Context: an optimization exercise on an open-source flow, tuned for small area. The choices shown serve that exercise and are no tape-out recipe. The RTL of this run was laid out without a check of its function.

**Routed metal per tile**

The bar under the picture is 50 um long. The die is cut into 21 by 21 equal tiles; white is low, dark blue is high, scaled to the fullest tile. Values are wire area over tile area, all layers added.
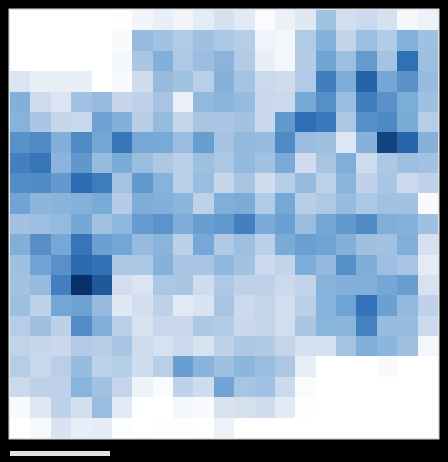
**Clock routing**

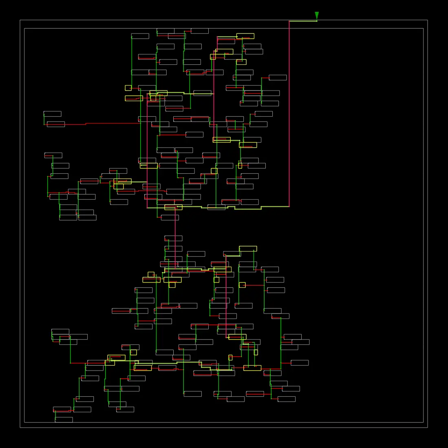
### flow/design.v
module AFH_map_table(
A,
O
);
input [6:0] A;
output [6:0] O;
assign O = ~A;
endmodule
module div(
clk, rstz,
div_en_p,
dividend,
divisor,
result_o
);
input clk, rstz;
input div_en_p;
input [24:0] dividend;
input [6:0] divisor;
output [49:0] result_o;
parameter IDLE=2'h0, DIVON=2'h1, DIVEnd=2'h2;
reg [1:0] cs, ns;
wire [25:0] div_temp;
reg [50:0] op_dividend;
reg [4:0] divcnt;
always @(posedge clk or negedge rstz)
begin
  if (!rstz)
    begin
      op_dividend <= 0;
      divcnt <=0;
    end  
  else if (div_en_p && (cs==IDLE))
    begin
      op_dividend <= {25'b0,dividend[24:0],1'b0};
      divcnt <=0;
    end  
  else if (cs==DIVON)
    begin
      op_dividend <= div_temp[25] ? {op_dividend[49:0],1'b0} : {div_temp[24:0],op_dividend[24:0],1'b1};
      divcnt <= divcnt + 1'b1;
    end  
end
reg [49:0] result_o;
always @(posedge clk or negedge rstz)
begin
  if (!rstz)
    result_o <= 0;
  else if (cs==DIVEnd)
    result_o <= {op_dividend[50:26],op_dividend[24:0]};   
end
assign div_temp = {1'b0, op_dividend[49:25]} - {1'b0, divisor};
always @(posedge clk or negedge rstz)
begin
  if (!rstz)
    cs <= 0;
  else 
    cs <= ns;
end
always @*
begin
  ns = cs;
  case(cs)
    IDLE:
      begin
        if (div_en_p) ns = DIVON;
      end
    DIVON:
      begin
        if (divcnt==5'd24) ns = DIVEnd;
      end  
    DIVEnd:
      ns = IDLE;  
  endcase
end
endmodule
module hopkernal(
rstz,
X, A, C,
B,
D,
E, F, Fprime,
Y1,
Y2,
regi_AFH_channel_map,
regi_AFH_N,
fk
);
input rstz;
input [4:0] X, C;
input [4:0] A;
input [3:0] B;
input [8:0] D;
input [6:0] E, F, Fprime;
input Y1;
input [5:0] Y2;
input [79:0] regi_AFH_channel_map;
input [6:0] regi_AFH_N;
output [6:0] fk;
wire [4:0] Zprime = X + A;
wire [4:0] Z;
assign Z[0] = B[0] ^ Zprime[0];
assign Z[1] = B[1] ^ Zprime[1];
assign Z[2] = B[2] ^ Zprime[2];
assign Z[3] = B[3] ^ Zprime[3];
assign Z[4] =  Zprime[4];
wire [4:0] stage1_z, stage2_z, stage3_z, stage4_z, stage5_z, stage6_z, stage7_z;
wire [13:0] P = {C[4:0] ^ {5{Y1}}, D[8:0]};
assign stage1_z[1] = P[13] ? Z[2] : Z[1];
assign stage1_z[2] = P[13] ? Z[1] : Z[2];
assign stage1_z[0] = P[12] ? Z[3] : Z[0];
assign stage1_z[3] = P[12] ? Z[0] : Z[3];
assign stage1_z[4] = Z[4];
assign stage2_z[1] = P[11] ? stage1_z[3] : stage1_z[1];
assign stage2_z[3] = P[11] ? stage1_z[1] : stage1_z[3];
assign stage2_z[2] = P[10] ? stage1_z[4] : stage1_z[2];
assign stage2_z[4] = P[10] ? stage1_z[2] : stage1_z[4];
assign stage2_z[0] = stage1_z[0];
assign stage3_z[0] = P[9] ? stage2_z[3] : stage2_z[0];
assign stage3_z[3] = P[9] ? stage2_z[0] : stage2_z[3];
assign stage3_z[1] = P[8] ? stage2_z[4] : stage2_z[1];
assign stage3_z[4] = P[8] ? stage2_z[1] : stage2_z[4];
assign stage3_z[2] = stage2_z[2];
assign stage4_z[3] = P[7] ? stage3_z[4] : stage3_z[3];
assign stage4_z[4] = P[7] ? stage3_z[3] : stage3_z[4];
assign stage4_z[0] = P[6] ? stage3_z[2] : stage3_z[0];
assign stage4_z[2] = P[6] ? stage3_z[0] : stage3_z[2];
assign stage4_z[1] = stage3_z[1];
assign stage5_z[1] = P[5] ? stage4_z[3] : stage4_z[1];
assign stage5_z[3] = P[5] ? stage4_z[1] : stage4_z[3];
assign stage5_z[0] = P[4] ? stage4_z[4] : stage4_z[0];
assign stage5_z[4] = P[4] ? stage4_z[0] : stage4_z[4];
assign stage5_z[2] = stage4_z[2];
assign stage6_z[3] = P[3] ? stage5_z[4] : stage5_z[3];
assign stage6_z[4] = P[3] ? stage5_z[3] : stage5_z[4];
assign stage6_z[1] = P[2] ? stage5_z[2] : stage5_z[1];
assign stage6_z[2] = P[2] ? stage5_z[1] : stage5_z[2];
assign stage6_z[0] = stage5_z[0];
assign stage7_z[2] = P[1] ? stage6_z[3] : stage6_z[2];
assign stage7_z[3] = P[1] ? stage6_z[2] : stage6_z[3];
assign stage7_z[0] = P[0] ? stage6_z[1] : stage6_z[0];
assign stage7_z[1] = P[0] ? stage6_z[0] : stage6_z[1];
assign stage7_z[4] = stage6_z[4];
wire [6:0] em79 = E[6:0] > 7'd78 ? E[6:0]-7'd79 : E[6:0];
wire [7:0] tmp1 = em79 + F[6:0];  
wire [7:0] tmp1m79 = tmp1[7:0] > 8'd78 ? tmp1[7:0]-8'd79 : tmp1[7:0];   
wire [7:0] tmp2 = tmp1m79[6:0] + stage7_z[4:0] + Y2;                    
wire [6:0] adder2m79 = tmp2 > 7'd78 ? tmp2-7'd79 : tmp2[6:0];
wire rfchused = regi_AFH_channel_map[adder2m79[6:0]];
wire [6:0] emN = {2'b0,E[6:0]} >= {regi_AFH_N,2'b0}                 ? {2'b0,E[6:0]} - {regi_AFH_N,2'b0} :
                 {2'b0,E[6:0]} >= ({regi_AFH_N,1'b0}+regi_AFH_N) ? {2'b0,E[6:0]} - ({regi_AFH_N,1'b0}+regi_AFH_N) :
                 {1'b0,E[6:0]} >= {regi_AFH_N,1'b0}                 ? {1'b0,E[6:0]} - {regi_AFH_N,1'b0} :
                 E[6:0] >= regi_AFH_N                              ? E[6:0]-regi_AFH_N : E[6:0];
wire [7:0] tmp1N = emN + Fprime[6:0];  
wire [7:0] tmp1mN = tmp1N[7:0] >= regi_AFH_N ? tmp1N[7:0]-regi_AFH_N : tmp1N[7:0];   
wire [4:0] a7zmN = {2'b0,stage7_z[4:0]} >= regi_AFH_N ? {2'b0,stage7_z[4:0]} - regi_AFH_N : stage7_z[4:0];  
wire [7:0] tmp2N = tmp1mN[6:0] + a7zmN + Y2;                                      
wire [6:0] adder2mN = tmp2N >= regi_AFH_N ? tmp2N-regi_AFH_N : tmp2N[6:0];
wire [6:0] kprimem = adder2mN;
wire [6:0] fkprime, basicfk;
AFH_map_table AFH_map_table_u(
.A(kprimem),
.O(fkprime)
);
assign basicfk = (adder2m79<=7'd39) ? {adder2m79[5:0], 1'b0} : {(adder2m79-7'd40), 1'b1};
assign fk = rfchused ? basicfk : fkprime;
endmodule
module hopctrlwd(
clk_6M, rstz, p_033us,
mpr_Y,
counter_clkN1, counter_clkE1,
psrxfhs_succ_p,
psrxfhs,
pstxid,
m_tslot_p, ms_tslot_p,
ps_N_incr_p,
pageAB_2Npage_count, 
Atrain,
regi_interlace_offset, regi_page_k_nudge,
regi_AFH_mode,
regi_AFH_N,
ps, gips, is, giis, page, inquiry, mpr, spr, ir, conns,
prs_clock_frozen, prm_clock_frozen,
CLK, CLKE, CLKN, BD_ADDR,
counter_isFHS,
Xprm, Xir, Xprs,
X,
Y1,
Y2,
A,
B,
C,
D,
E, F, Fprime
);
input clk_6M, rstz, p_033us;
input mpr_Y;
input [5:0] counter_clkN1;
input [5:0] counter_clkE1;
input psrxfhs_succ_p;
input psrxfhs;
input pstxid;
input m_tslot_p, ms_tslot_p;
input ps_N_incr_p;
input [3:0] pageAB_2Npage_count;
input Atrain;
input [4:0] regi_interlace_offset, regi_page_k_nudge;
input regi_AFH_mode;
input [6:0] regi_AFH_N;
input ps, gips, is, giis, page, inquiry, mpr, spr, ir, conns;
input prs_clock_frozen, prm_clock_frozen;
input [27:0] CLK, CLKE, CLKN, BD_ADDR;
input [4:0] counter_isFHS;
output [4:0] Xprm, Xir, Xprs;
output [4:0] X;
output Y1;
output [5:0] Y2;
output [4:0] A;
output [3:0] B;
output [4:0] C;
output [8:0] D;
output [6:0] E, F, Fprime;
wire [1:0] k_nudge;
wire [4:0] k_offset;
reg [27:0] CLKN_frozen, CLKE_frozen;
reg [4:0] k_offset_frozen;
reg [4:0] k_nudge_frozen;
always @(posedge clk_6M or negedge rstz)
begin
  if (!rstz)
    begin
     CLKN_frozen <= 0;
    end 
  else if (!prs_clock_frozen)
    begin
     CLKN_frozen <= CLKN;
    end 
end
always @(posedge clk_6M or negedge rstz)
begin
  if (!rstz)
    begin
     CLKE_frozen <= 0;
     k_offset_frozen <= 0;
     k_nudge_frozen <= 0;
    end 
  else if (!prm_clock_frozen)
    begin
     CLKE_frozen <= CLKE;
     k_offset_frozen <= k_offset;
     k_nudge_frozen <= k_nudge;
    end 
end
assign k_nudge = regi_page_k_nudge;  
assign k_offset = Atrain ? 5'd24 : 5'd8;
wire [3:0] xpt = {CLKE[4:2],CLKE[0]} - CLKE[16:12];    
wire [4:0] Xp = CLKE[16:12] + k_offset + k_nudge + xpt ;   
wire [4:0] Xprs = CLKN_frozen[16:12] + counter_clkN1[5:1];
wire [3:0] xprmt = {CLKE_frozen[4:2],CLKE_frozen[0]} - CLKE_frozen[16:12];
wire [4:0] Xprm = CLKE_frozen[16:12] + k_offset_frozen + k_nudge_frozen + xprmt + counter_clkE1[5:1];
wire [3:0] xit = {CLKN[4:2],CLKN[0]} - CLKN[16:12];
wire [4:0] Xi = CLKN[16:12] + k_offset + k_nudge + xit ;
wire [4:0] Xir = CLKN[16:12] + counter_isFHS ;
assign X = ({5{ps}}      & CLKN[16:12]) |     
           ({5{gips}}    & (CLKN[16:12]+regi_interlace_offset)) |   
           ({5{is}}      & Xir[4:0]) |        
           ({5{giis}}    & (Xir[4:0]+regi_interlace_offset)) |      
           ({5{page}}    & Xp[4:0]) |
           ({5{inquiry}} & Xi[4:0]) |
           ({5{mpr}}     & Xprm[4:0]) |    
           ({5{spr}}     & Xprs[4:0]) |    
           ({5{ir}}      & Xir[4:0]) |     
           ({5{conns}}   & CLK[6:2]);      
wire spr_Y = pstxid | (psrxfhs ? 1'b0 : counter_clkN1[0]);
assign Y1 =({1{page}}    & CLKE[1]) |
           ({1{inquiry}} & CLKN[1]) |
           ({1{mpr}}     & mpr_Y  ) |   
           ({1{spr}}     & spr_Y  ) |   
           ({1{ir}}      & 1'b1) |     
           ({1{conns}}   & (CLK[1]&(!regi_AFH_mode)) );      
assign Y2 =({6{page}}    & {CLKE[1],5'b0}) |
           ({6{inquiry}} & {CLKN[1],5'b0}) |
           ({6{mpr}}     & {mpr_Y  ,5'b0}) |   
           ({6{spr}}     & {spr_Y  ,5'b0}) |   
           ({6{ir}}      & {1'b1   ,5'b0}) |     
           ({6{conns}}   & {(CLK[1]&(!regi_AFH_mode)) ,5'b0});      
assign A = ({5{ps}}      & BD_ADDR[27:23]) |     
           ({5{gips}}    & BD_ADDR[27:23]) |   
           ({5{is}}      & BD_ADDR[27:23]) |        
           ({5{giis}}    & BD_ADDR[27:23]) |      
           ({5{page}}    & BD_ADDR[27:23]) |
           ({5{inquiry}} & BD_ADDR[27:23]) |
           ({5{mpr}}     & BD_ADDR[27:23]) |    
           ({5{spr}}     & BD_ADDR[27:23]) |    
           ({5{ir}}      & BD_ADDR[27:23]) |     
           ({5{conns}}   & BD_ADDR[27:23] ^ CLK[25:21]);      
assign B = BD_ADDR[22:19];
assign C = ({5{ps}}      & {BD_ADDR[8],BD_ADDR[6],BD_ADDR[4],BD_ADDR[2],BD_ADDR[0]}) |     
           ({5{gips}}    & {BD_ADDR[8],BD_ADDR[6],BD_ADDR[4],BD_ADDR[2],BD_ADDR[0]}) |   
           ({5{is}}      & {BD_ADDR[8],BD_ADDR[6],BD_ADDR[4],BD_ADDR[2],BD_ADDR[0]}) |        
           ({5{giis}}    & {BD_ADDR[8],BD_ADDR[6],BD_ADDR[4],BD_ADDR[2],BD_ADDR[0]}) |      
           ({5{page}}    & {BD_ADDR[8],BD_ADDR[6],BD_ADDR[4],BD_ADDR[2],BD_ADDR[0]}) |
           ({5{inquiry}} & {BD_ADDR[8],BD_ADDR[6],BD_ADDR[4],BD_ADDR[2],BD_ADDR[0]}) |
           ({5{mpr}}     & {BD_ADDR[8],BD_ADDR[6],BD_ADDR[4],BD_ADDR[2],BD_ADDR[0]}) |    
           ({5{spr}}     & {BD_ADDR[8],BD_ADDR[6],BD_ADDR[4],BD_ADDR[2],BD_ADDR[0]}) |    
           ({5{ir}}      & {BD_ADDR[8],BD_ADDR[6],BD_ADDR[4],BD_ADDR[2],BD_ADDR[0]}) |     
           ({5{conns}}   & {BD_ADDR[8],BD_ADDR[6],BD_ADDR[4],BD_ADDR[2],BD_ADDR[0]} ^ CLK[20:16]);      
assign D = ({9{ps}}      & BD_ADDR[18:10]) |     
           ({9{gips}}    & BD_ADDR[18:10]) |   
           ({9{is}}      & BD_ADDR[18:10]) |        
           ({9{giis}}    & BD_ADDR[18:10]) |      
           ({9{page}}    & BD_ADDR[18:10]) |
           ({9{inquiry}} & BD_ADDR[18:10]) |
           ({9{mpr}}     & BD_ADDR[18:10]) |    
           ({9{spr}}     & BD_ADDR[18:10]) |    
           ({9{ir}}      & BD_ADDR[18:10]) |     
           ({9{conns}}   & (BD_ADDR[18:10] ^ CLK[15:7]));      
assign E = {BD_ADDR[13],BD_ADDR[11],BD_ADDR[9],BD_ADDR[7],BD_ADDR[5],BD_ADDR[3],BD_ADDR[1]};           
reg div_en_p;
always @(posedge clk_6M or negedge rstz)
begin
  if (!rstz)
     div_en_p <= 0;
  else 
     div_en_p <= (CLK[6:0]==7'hff) & ms_tslot_p;
end
wire divffclk = clk_6M;
wire [24:0] Ft, nc1;
div mod79_F(
.clk      (divffclk                   ),
.rstz     (rstz                       ),
.div_en_p (div_en_p                   ),
.dividend ({CLK[27:7],4'b0}           ),
.divisor  (7'd79                      ),
.result_o ({Ft[24:0],nc1[24:0]}       )
);
assign F = ({7{conns}} & Ft[6:0]);
wire [24:0] Fprimet, nc2;
div mod79_Fprime(
.clk      (divffclk                   ),
.rstz     (rstz                       ),
.div_en_p (div_en_p                   ),
.dividend ({CLK[27:7],4'b0}           ),
.divisor  (regi_AFH_N                 ),
.result_o ({Fprimet[24:0],nc2[24:0]}  )
);
assign Fprime = ({7{conns}} & Fprimet[6:0]);
endmodule
module fkctrl(
clk_6M, rstz,
regi_isMaster,
ir,
psrxfhs_succ_p,
fk_page,
page,
ps_pagerespTO,
scancase,
m_half_tslot_p,
mpr,
m_tslot_p,
connsnewslave, connsnewmaster,
CLKN, CLKE, CLK,
txbit_period, rxbit_period,
fkset_p,   
ps, pstxid, psrxfhs, psackfhs, pagetxfhs, pagetmp, pagerxackfhs ,
corre_threshold,
counter_clkN1,
counter_clkE1,
fk_pstxid,
fk_psrxfhs,
fk_psackfhs,
fk_connsnewslave, fk_connsnewmaster,
fk_pagetxfhs,
fk_pagerxackfhs,
fk_spr, fk_mpr,
fk_chg_p, fk_chg_p_ff
);
input clk_6M, rstz;
input regi_isMaster;
input ir;
input psrxfhs_succ_p;
input fk_page;
input page;
input ps_pagerespTO;
input scancase;
input m_half_tslot_p;
input mpr;
input m_tslot_p;
input connsnewslave, connsnewmaster;
input [27:0] CLKN, CLKE, CLK;
input txbit_period, rxbit_period;
input fkset_p;   
input ps, pstxid, psrxfhs, psackfhs, pagetxfhs, pagetmp, pagerxackfhs ;
input corre_threshold;
output [5:0] counter_clkN1;
output [5:0] counter_clkE1;
output fk_pstxid;
output fk_psrxfhs;
output fk_psackfhs;
output fk_connsnewslave, fk_connsnewmaster;
output fk_pagetxfhs;
output fk_pagerxackfhs;
output fk_spr, fk_mpr;
output fk_chg_p, fk_chg_p_ff;
assign fk_spr = fk_pstxid | fk_psrxfhs | fk_psackfhs;
assign fk_mpr = fk_pagetxfhs | fk_pagerxackfhs;
wire ir_fkset_p = regi_isMaster ? fkset_p & !ir : fkset_p;
wire fk_chg_p = ((!(txbit_period | rxbit_period)) & ir_fkset_p);  
wire psrxfhs_fk_chg_p = fk_psrxfhs & fkset_p;
wire scancase_fk_chg_p = (scancase) & fkset_p;
reg fk_chg_p_ff;
always @(posedge clk_6M or negedge rstz)
begin
  if (!rstz)
     fk_chg_p_ff <= 0;
  else 
     fk_chg_p_ff <= fk_chg_p | scancase_fk_chg_p | psrxfhs_fk_chg_p;
end
reg fk_pstxid;
always @(posedge clk_6M or negedge rstz)
begin
  if (!rstz)
     fk_pstxid <= 0;
  else if (ps & corre_threshold & fkset_p)   
     fk_pstxid <= 1'b1;
  else if (pstxid & fk_chg_p)
     fk_pstxid <= 1'b0;
end
reg fk_psrxfhs;
always @(posedge clk_6M or negedge rstz)
begin
  if (!rstz)
     fk_psrxfhs <= 0;
  else if (pstxid & fk_chg_p)
     fk_psrxfhs <= 1'b1;
  else if ((psrxfhs & corre_threshold & fk_chg_p) | ps_pagerespTO)
     fk_psrxfhs <= 1'b0;
end
reg fk_psackfhs;
always @(posedge clk_6M or negedge rstz)
begin
  if (!rstz)
     fk_psackfhs <= 0;
  else if (psrxfhs & corre_threshold & fk_chg_p)
     fk_psackfhs <= 1'b1;
  else if (psackfhs & fk_chg_p & CLKN[0])
     fk_psackfhs <= 1'b0;
end
reg fk_connsnewslave;
always @(posedge clk_6M or negedge rstz)
begin
  if (!rstz)
     fk_connsnewslave <= 0;
  else if (psackfhs & fk_chg_p & CLKN[0])
     fk_connsnewslave <= 1'b1;
  else if (connsnewslave & fk_chg_p & CLK[0])   
     fk_connsnewslave <= 1'b0;
end
reg fk_pagetxfhs;
always @(posedge clk_6M or negedge rstz)
begin
  if (!rstz)
     fk_pagetxfhs <= 0;
  else if ( (pagetmp & fk_chg_p) | (pagerxackfhs & !corre_threshold & fk_chg_p) )
     fk_pagetxfhs <= 1'b1;
  else if ((pagetxfhs & fk_chg_p) | fk_page)
     fk_pagetxfhs <= 1'b0;
end
reg fk_pagerxackfhs;
always @(posedge clk_6M or negedge rstz)
begin
  if (!rstz)
     fk_pagerxackfhs <= 0;
  else if (pagetxfhs & fk_chg_p)
     fk_pagerxackfhs <= 1'b1;
  else if (pagerxackfhs & fk_chg_p & CLKE[0])
     fk_pagerxackfhs <= 1'b0;
end
reg fk_connsnewmaster;
always @(posedge clk_6M or negedge rstz)
begin
  if (!rstz)
     fk_connsnewmaster <= 0;
  else if (pagerxackfhs & corre_threshold & m_half_tslot_p)   
     fk_connsnewmaster <= 1'b1;
  else if ((connsnewmaster & fk_chg_p & CLK[0]) | page )  
     fk_connsnewmaster <= 1'b0;
end
wire ps_N_incr_p = (pstxid & fk_chg_p) | ((psrxfhs|psackfhs) & fkset_p & CLKN[0]);
reg [5:0] counter_clkN1;
always @(posedge clk_6M or negedge rstz)
begin
  if (!rstz)
    begin
     counter_clkN1 <= 0;
    end 
  else if (ps & corre_threshold & fkset_p)   
    begin
     counter_clkN1 <= 6'h1;
    end 
  else if (psrxfhs_succ_p)
     counter_clkN1 <= {counter_clkN1[5:1],1'b0};
  else if (ps_N_incr_p)
    begin
     counter_clkN1 <= counter_clkN1+1'b1;
    end 
end
wire page_N_incr_p = fk_chg_p & CLKE[0] & (pagetxfhs | pagerxackfhs);
reg [5:0] counter_clkE1;
always @(posedge clk_6M or negedge rstz)
begin
  if (!rstz)
    begin
     counter_clkE1 <= 0;
    end 
  else if (!fk_mpr)   
    begin
     counter_clkE1 <= 6'd0;
    end 
  else if (page_N_incr_p)  
    begin
     counter_clkE1 <= counter_clkE1+1'b1;
    end 
end
endmodule
module hopselection(
clk_6M, rstz, p_033us,
regi_isMaster,
ps_pagerespTO,
fk_page,
scancase,
m_half_tslot_p,
connsnewslave, connsnewmaster,
txbit_period, rxbit_period,
fkset_p,   
psackfhs, pagetxfhs, pagetmp, pagerxackfhs ,
corre_threshold,
psrxfhs_succ_p,
psrxfhs,
pstxid,
m_tslot_p, ms_tslot_p,
ps_N_incr_p,
pageAB_2Npage_count, 
Atrain,
regi_interlace_offset, regi_page_k_nudge,
regi_AFH_mode,
regi_AFH_N, regi_AFH_channel_map,
ps, gips, is, giis, page, inquiry, mpr, spr, ir, conns,
prs_clock_frozen, prm_clock_frozen,
CLK, CLKE, CLKN, BD_ADDR,
counter_isFHS,
fk,
fk_chg_p, fk_chg_p_ff,
fk_pstxid
);
input clk_6M, rstz, p_033us;
input regi_isMaster;
input ps_pagerespTO;
input fk_page;
input scancase;
input m_half_tslot_p;
input connsnewslave, connsnewmaster;
input txbit_period, rxbit_period;
input fkset_p;   
input psackfhs, pagetxfhs, pagetmp, pagerxackfhs ;
input corre_threshold;
wire [5:0] counter_clkN1;
wire [5:0] counter_clkE1;
input psrxfhs_succ_p;
input psrxfhs;
input pstxid;
input m_tslot_p, ms_tslot_p;
input ps_N_incr_p;
input [3:0] pageAB_2Npage_count;
input Atrain;
input [4:0] regi_interlace_offset, regi_page_k_nudge;
input regi_AFH_mode;
input [6:0] regi_AFH_N;
input [79:0] regi_AFH_channel_map;
input ps, gips, is, giis, page, inquiry, mpr, spr, ir, conns;
input prs_clock_frozen, prm_clock_frozen;
input [27:0] CLK, CLKE, CLKN, BD_ADDR;
input [4:0] counter_isFHS;
output [6:0] fk;
output fk_chg_p, fk_chg_p_ff;
output fk_pstxid;
wire [4:0] Xprm, Xir, Xprs;
wire [4:0] X;
wire Y1;
wire [5:0] Y2;
wire [4:0] A;
wire [3:0] B;
wire [4:0] C;
wire [8:0] D;
wire [6:0] E, F, Fprime;
wire fk_connsnewslave, fk_connsnewmaster;
wire fk_conns = conns | fk_connsnewslave | fk_connsnewmaster;
wire [27:0] fk_CLK = fk_conns ? CLK + 1'b1 : CLK;
wire [27:0] fk_CLKE = CLKE + 1'b1;
wire [27:0] fk_CLKN = CLKN + 1'b1;
hopctrlwd hopctrlwd_u(
.clk_6M               (clk_6M               ), 
.rstz                 (rstz                 ), 
.p_033us              (p_033us              ),
.mpr_Y                (counter_clkE1[0]     ),
.counter_clkN1        (counter_clkN1        ),  
.counter_clkE1        (counter_clkE1        ),       
.psrxfhs_succ_p       (psrxfhs_succ_p       ),
.psrxfhs              (fk_psrxfhs              ),
.pstxid               (fk_pstxid               ),
.m_tslot_p            (m_tslot_p            ),
.ms_tslot_p           (ms_tslot_p           ),
.ps_N_incr_p          (ps_N_incr_p          ),
.pageAB_2Npage_count  (pageAB_2Npage_count  ), 
.Atrain               (Atrain               ),
.regi_interlace_offset(regi_interlace_offset),
.regi_page_k_nudge    (regi_page_k_nudge    ),
.regi_AFH_mode        (regi_AFH_mode        ),
.regi_AFH_N           (regi_AFH_N           ),
.ps                   (ps                   ), 
.gips                 (gips                 ), 
.is                   (is                   ), 
.giis                 (giis                 ), 
.page                 (fk_page                 ), 
.inquiry              (inquiry              ), 
.mpr                  (fk_mpr                  ), 
.spr                  (fk_spr                  ), 
.ir                   (ir                   ), 
.conns                (fk_conns                ),
.prs_clock_frozen     (prs_clock_frozen     ), 
.prm_clock_frozen     (prm_clock_frozen     ),
.CLK                  (fk_CLK                  ), 
.CLKE                 (fk_CLKE                 ), 
.CLKN                 (fk_CLKN                 ), 
.BD_ADDR              (BD_ADDR          ),
.counter_isFHS        (counter_isFHS        ),
.Xprm                 (Xprm                 ), 
.Xir                  (Xir                  ),
.Xprs                 (Xprs                 ), 
.X                    (X                    ),
.Y1                   (Y1                   ),
.Y2                   (Y2                   ),
.A                    (A                    ),
.B                    (B                    ),
.C                    (C                    ),
.D                    (D                    ),
.E                    (E                    ), 
.F                    (F                    ), 
.Fprime               (Fprime               )
);
hopkernal hopkernal_u(
.rstz                (rstz                ),
.X                   (X                   ), 
.A                   (A                   ), 
.C                   (C                   ),
.B                   (B                   ),
.D                   (D                   ),
.E                   (E                   ), 
.F                   (F                   ),
.Fprime              (Fprime              ),
.Y1                  (Y1                  ),
.Y2                  (Y2                  ),
.regi_AFH_channel_map(regi_AFH_channel_map),
.regi_AFH_N          (regi_AFH_N          ),
.fk                  (fk                  )
);
fkctrl fkctrl_u(
.clk_6M         (clk_6M         ), 
.rstz           (rstz           ),
.regi_isMaster  (regi_isMaster  ),
.ir             (ir             ),
.psrxfhs_succ_p (psrxfhs_succ_p ),
.fk_page        (fk_page        ),
.page           (page           ),
.ps_pagerespTO  (ps_pagerespTO  ),
.scancase       (scancase       ),
.m_half_tslot_p (m_half_tslot_p ),
.mpr            (mpr            ),
.m_tslot_p      (m_tslot_p      ),
.connsnewslave  (connsnewslave  ),
.connsnewmaster (connsnewmaster ),
.CLKN           (CLKN           ),
.CLKE           (CLKE           ),
.CLK            (CLK            ),
.txbit_period   (txbit_period   ), 
.rxbit_period   (rxbit_period   ),
.fkset_p        (fkset_p        ),   
.ps             (ps             ), 
.pstxid         (pstxid         ), 
.psrxfhs        (psrxfhs        ), 
.psackfhs       (psackfhs       ), 
.pagetxfhs      (pagetxfhs      ), 
.pagetmp        (pagetmp        ), 
.pagerxackfhs   (pagerxackfhs   ),
.corre_threshold(corre_threshold),
.counter_clkN1   (counter_clkN1   ),
.counter_clkE1   (counter_clkE1   ),
.fk_pstxid       (fk_pstxid       ),
.fk_psrxfhs      (fk_psrxfhs      ),
.fk_psackfhs     (fk_psackfhs     ),
.fk_connsnewslave(fk_connsnewslave),
.fk_connsnewmaster(fk_connsnewmaster),
.fk_pagetxfhs    (fk_pagetxfhs    ),
.fk_pagerxackfhs (fk_pagerxackfhs ),
.fk_spr          (fk_spr          ),
.fk_mpr          (fk_mpr          ),
.fk_chg_p        (fk_chg_p        ),
.fk_chg_p_ff     (fk_chg_p_ff     )
);
endmodule
### flow/run.sh
#!/bin/bash
# synth_recipe.tcl (not shown) runs the flow's synth.tcl, then flattens the netlist and writes it again
# the make line also repeats each setting of config.mk as NAME=value (left out here)
make -C /OpenROAD-flow-scripts/flow DESIGN_CONFIG=/design/flow/config.mk WORK_HOME=/design/flow/orfs CLKGATE_MAP_FILE= SYNTH_SCRIPT=/design/flow/synth_recipe.tcl finish
### flow/config.mk
export PLATFORM = sky130hd
export DESIGN_NAME = hopselection
export DESIGN_NICKNAME = hopselection
export VERILOG_FILES = /design/flow/design.v
export SDC_FILE = /design/flow/constraint.sdc
export NUM_CORES = 4
export LEC_CHECK = 0
export CAP_MARGIN = 20
export CORE_MARGIN = 2
export CORE_UTILIZATION = 40
export PLACE_DENSITY = 0.6
export SLEW_MARGIN = 20
### flow/constraint.sdc
create_clock -name core_clock -period 25.0 [get_ports {clk_6M}]
set_input_delay 5.0000 -clock core_clock [delete_from_list [all_inputs] [get_ports {clk_6M}]]
set_output_delay 5.0000 -clock core_clock [all_outputs]
set_load 0.01 [all_outputs]
==> flow_metrics.env <==
export IMPL_status="complete, no violations"
export IMPL_cts_hold_buf=0
export IMPL_cts_htree_levels=4
export IMPL_slowest_delay_ns=0.85
export IMPL_seq_area_mm2=0.00418
export IMPL_die_area_mm2=0.0457
export IMPL_drt_iter0_drc=1059
export IMPL_finalCritPeriodShare=0.921
export IMPL_yosys_warnings=10
export IMPL_first_pass_iters=5
export IMPL_met3_usage=0.0412
export IMPL_gp_congestion=0.896
export IMPL_place_ws_ns=2.24
export IMPL_use_met2=0.376
export IMPL_slew_viol_final=0
export IMPL_grt_max_degree=90
export IMPL_vias=15900
export IMPL_clock_latency_ns=0.45
export IMPL_crit_fanout=16
export IMPL_crit_type="in -> out"
export IMPL_hold_path_cell_count=1
export IMPL_cts_resized=0
export IMPL_fmax_mhz=43.4
export IMPL_root_buffer="clkbuf_16"
export IMPL_antenna_cells=0
export IMPL_antenna_left=0
export IMPL_multi_input_area_mm2=0.0127
export IMPL_crit_slowest_cell="fa_1"
export IMPL_layout_drive_gt1_share=0.0601
export IMPL_post_cts_setup_buffers=0
export IMPL_max_slew_margin=0.318
export IMPL_finalSetupViolCount=0
export IMPL_overflow=0
export IMPL_fin_crit_ns=23.02
export IMPL_start_util=0.407
export IMPL_synth_ff_type="dfrtp_1"
export IMPL_hp_class="reg -> reg"
export IMPL_cts_tree="yes"
export IMPL_yosys_register_bits=167
export IMPL_n_fill_cell=4255
export IMPL_yosysUniqueCellTypes=94
export IMPL_core_area_mm2=0.0433
export IMPL_synth_async_reset_ratio=1.00
export IMPL_crit_arrival_ns=18.02
export IMPL_portBuffers=231
export IMPL_drc_errors=0
export IMPL_wire_per_inst_um=17.6
export IMPL_rsz0062_at_grt="no"
export IMPL_die_x_um=214
export IMPL_rows=76
export IMPL_grt_use_met1=0.288
export IMPL_yosysSeqAreaShare=0.237
export IMPL_critPathCaptureType="primary output"
export IMPL_design_area_mm2=0.0210
export IMPL_die_h_um=214
export IMPL_clk_pin_slew_ns=0.06
export IMPL_syn_inst=2087
export IMPL_syn_to_final_growth_pct=19.4
export IMPL_track_usage=0.221
export IMPL_grt_pass1_wl_um=80400
export IMPL_setup_tns_ns=0
export IMPL_critPathLaunchType="input pin"
export IMPL_syn_area_mm2=0.0176
export IMPL_postSynthAreaPerCell_um2=8.44
export IMPL_dpl_cell_area_mm2=0.0205
export IMPL_cp_required_ns=20.00
export IMPL_io_pins=266
export IMPL_nets=2705
export IMPL_grt_antenna_before_repair=3
export IMPL_synth_nets=2525
export IMPL_setup_ws_ns=1.98
export IMPL_synth_edf_count=0
export IMPL_r2r_cells=15
About 'routed metal per tile':
fullest tile: 0.55
mean over tiles: 0.18
nearly empty tiles: 12%
tiles over half the peak: 17%
emptiest ninth of the die: south-east

About 'clock routing':
Clock buffer cells: 20
Fin Clk Skew: 0.0119 ns
cts bufs inserted: 17
Clock Sinks: 167

## worst max-delay path: cells and delay by family
kind / cells / cell delay (ns)
AND/OR/NAND/NOR: 10 / 3.30
adder cells (fa/ha/maj): 8 / 3.27
AO/OA/AOI/OAI: 11 / 2.39
buffers and inverters: 6 / 1.78
multiplexers: 5 / 1.20
XOR/XNOR: 3 / 1.02
## layout make-up
class,count,area share
Multi-Input combinational cell,1717,0.604
Sequential cell,167,0.199
Timing Repair Buffer,245,0.115
Tap cell,585,0.0348
Clock buffer,20,0.0222
Inverter,119,0.0213
Clock inverter,12,0.00429
## cell usage after synthesis, drive strengths merged (31+ instances only)
cell      n  area share
xnor2   140       0.071
nor3     52       0.015
o21ai   119       0.035
nand3    62       0.019
nand4    39       0.014
a21oi   110       0.032
clkbuf   65       0.014
a21o     52       0.022
ha      151        0.11
nor2    154       0.033
fa       31       0.035
nor2b    33       0.012
inv     119       0.025
xor2     71       0.036
a211oi   72       0.031
dfrtp   167        0.24
mux2i    90       0.051
mux2     47       0.030
nand2   195       0.042
## cells in the final DEF (no fill, tap or decap), types with 8 or more instances in the layout
cell type | netlist | routed
a311oi_1 | 12 | 12
and4_1 | 9 | 9
nor3_1 | 50 | 49
xor2_1 | 70 | 70
clkbuf_16 | 0 | 17
buf_4 | 1 | 14
nand2_1 | 195 | 195
o211ai_1 | 10 | 10
a22oi_1 | 13 | 13
clkdlybuf4s50_1 | 0 | 230
nand3_1 | 59 | 59
o21a_1 | 8 | 8
inv_1 | 117 | 117
nand4_1 | 39 | 39
mux2i_1 | 90 | 90
nand2b_1 | 20 | 20
nor4_1 | 14 | 14
dfrtp_1 | 167 | 167
nor2b_1 | 33 | 33
o21bai_1 | 16 | 16
a21o_1 | 52 | 52
a211oi_1 | 70 | 70
and3_1 | 10 | 10
fa_1 | 31 | 31
a31oi_1 | 13 | 13
o21ai_0 | 109 | 109
or3_1 | 16 | 16
and2_1 | 22 | 20
nor2_1 | 153 | 153
mux2_2 | 46 | 46
a21oi_1 | 108 | 108
ha_1 | 151 | 149
xnor2_1 | 139 | 139
## state kept, by name (all words and copies together) (netlist names), 5 cells and up
register	flops
hopctrlwd_u.CLKN_frozen	5
fkctrl_u.counter_clkN1	6
hopctrlwd_u.mod79_F.op_dividend	50
hopctrlwd_u.mod79_F.divcnt	5
hopctrlwd_u.mod79_F.result_o	7
hopctrlwd_u.mod79_Fprime.result_o	7
hopctrlwd_u.mod79_Fprime.divcnt	5
hopctrlwd_u.mod79_Fprime.op_dividend	50
fkctrl_u.counter_clkE1	6
hopctrlwd_u.CLKE_frozen	9
## worst paths after layout
path | startpoint | end | slack [ns]
setup / recovery | CLKN[0] | fk[2] | 1.98
hold / removal | hopctrlwd_u.mod79_Fprime.result_o[27]$_DFFE_PN0N_ | hopctrlwd_u.mod79_Fprime.result_o[27]$_DFFE_PN0N_ | 0.50
setup reg to reg | hopctrlwd_u.mod79_Fprime.op_dividend[26]$_DFFE_PN0P_ | hopctrlwd_u.mod79_Fprime.op_dividend[48]$_DFFE_PN0P_ | 20.57
hold reg to reg | hopctrlwd_u.mod79_Fprime.result_o[27]$_DFFE_PN0N_ | hopctrlwd_u.mod79_Fprime.result_o[27]$_DFFE_PN0N_ | 0.50
max in group asynchronous | rstz | hopctrlwd_u.mod79_Fprime.result_o[27]$_DFFE_PN0N_ | 19.20
min in group asynchronous | rstz | hopctrlwd_u.mod79_F.op_dividend[1]$_DFFE_PN0P_ | 4.52
## metrics by stage
| step | util | hold WS, ns | cells |
|---|---|---|---|
| after floorplan | - | 0.437 | 2087 |
| after global placement | 0.473 | 0.450 | 2833 |
| after detailed placement | 0.473 | 0.488 | 2833 |
| after CTS | 0.486 | 0.502 | 2865 |
| after global routing | 0.486 | 0.527 | 2865 |
| final | 0.486 | 0.496 | 2865 |
## cell families after synthesis
kind of cell	synth area share
and+or+nand+nor	0.185
adders and majority gates	0.143
AOI/OAI and AO/OA	0.201
muxes	0.0838
DFF	0.237
xor gates and xnor gates	0.106
buffers and inverters	0.0440
## layer usage
metal  routed length, um  part of all wire
met5                  41           0.00081
met2               23700              0.47
met4                 915             0.018
met3                3120             0.062
met1               22600              0.45

## what the ideal ports hide
No port has a modelled driver above. Below, the same layout with a new extraction and two added sets of constraints. Step 1 (the two cells are an assumption about what drives the block):
set clk [get_ports {clk_6M}]
set_driving_cell -lib_cell sky130_fd_sc_hd__clkbuf_16 $clk
set_driving_cell -lib_cell sky130_fd_sc_hd__buf_2 [delete_from_list [all_inputs] $clk]
Step 2 also shifts input and output timing later by t, the mid clock arrival at the registers, as if the neighbouring blocks saw the same clock. Slacks: no drivers / after step 1 / after step 2; pairs: no drivers / after step 1.
t, ns: 0.495
setup WS [ns]: 1.984 / 1.960 / 1.960
latest minus earliest clock arrival (ns): 0.014 / 0.013
worst slew at a driven data input, ns: 0.09
cell pins on the clock port's net: 1
After both steps this run still meets setup and hold. For this run, drivers alone change the setup slack by -0.024 ns; drivers and shift together by -0.024 ns.
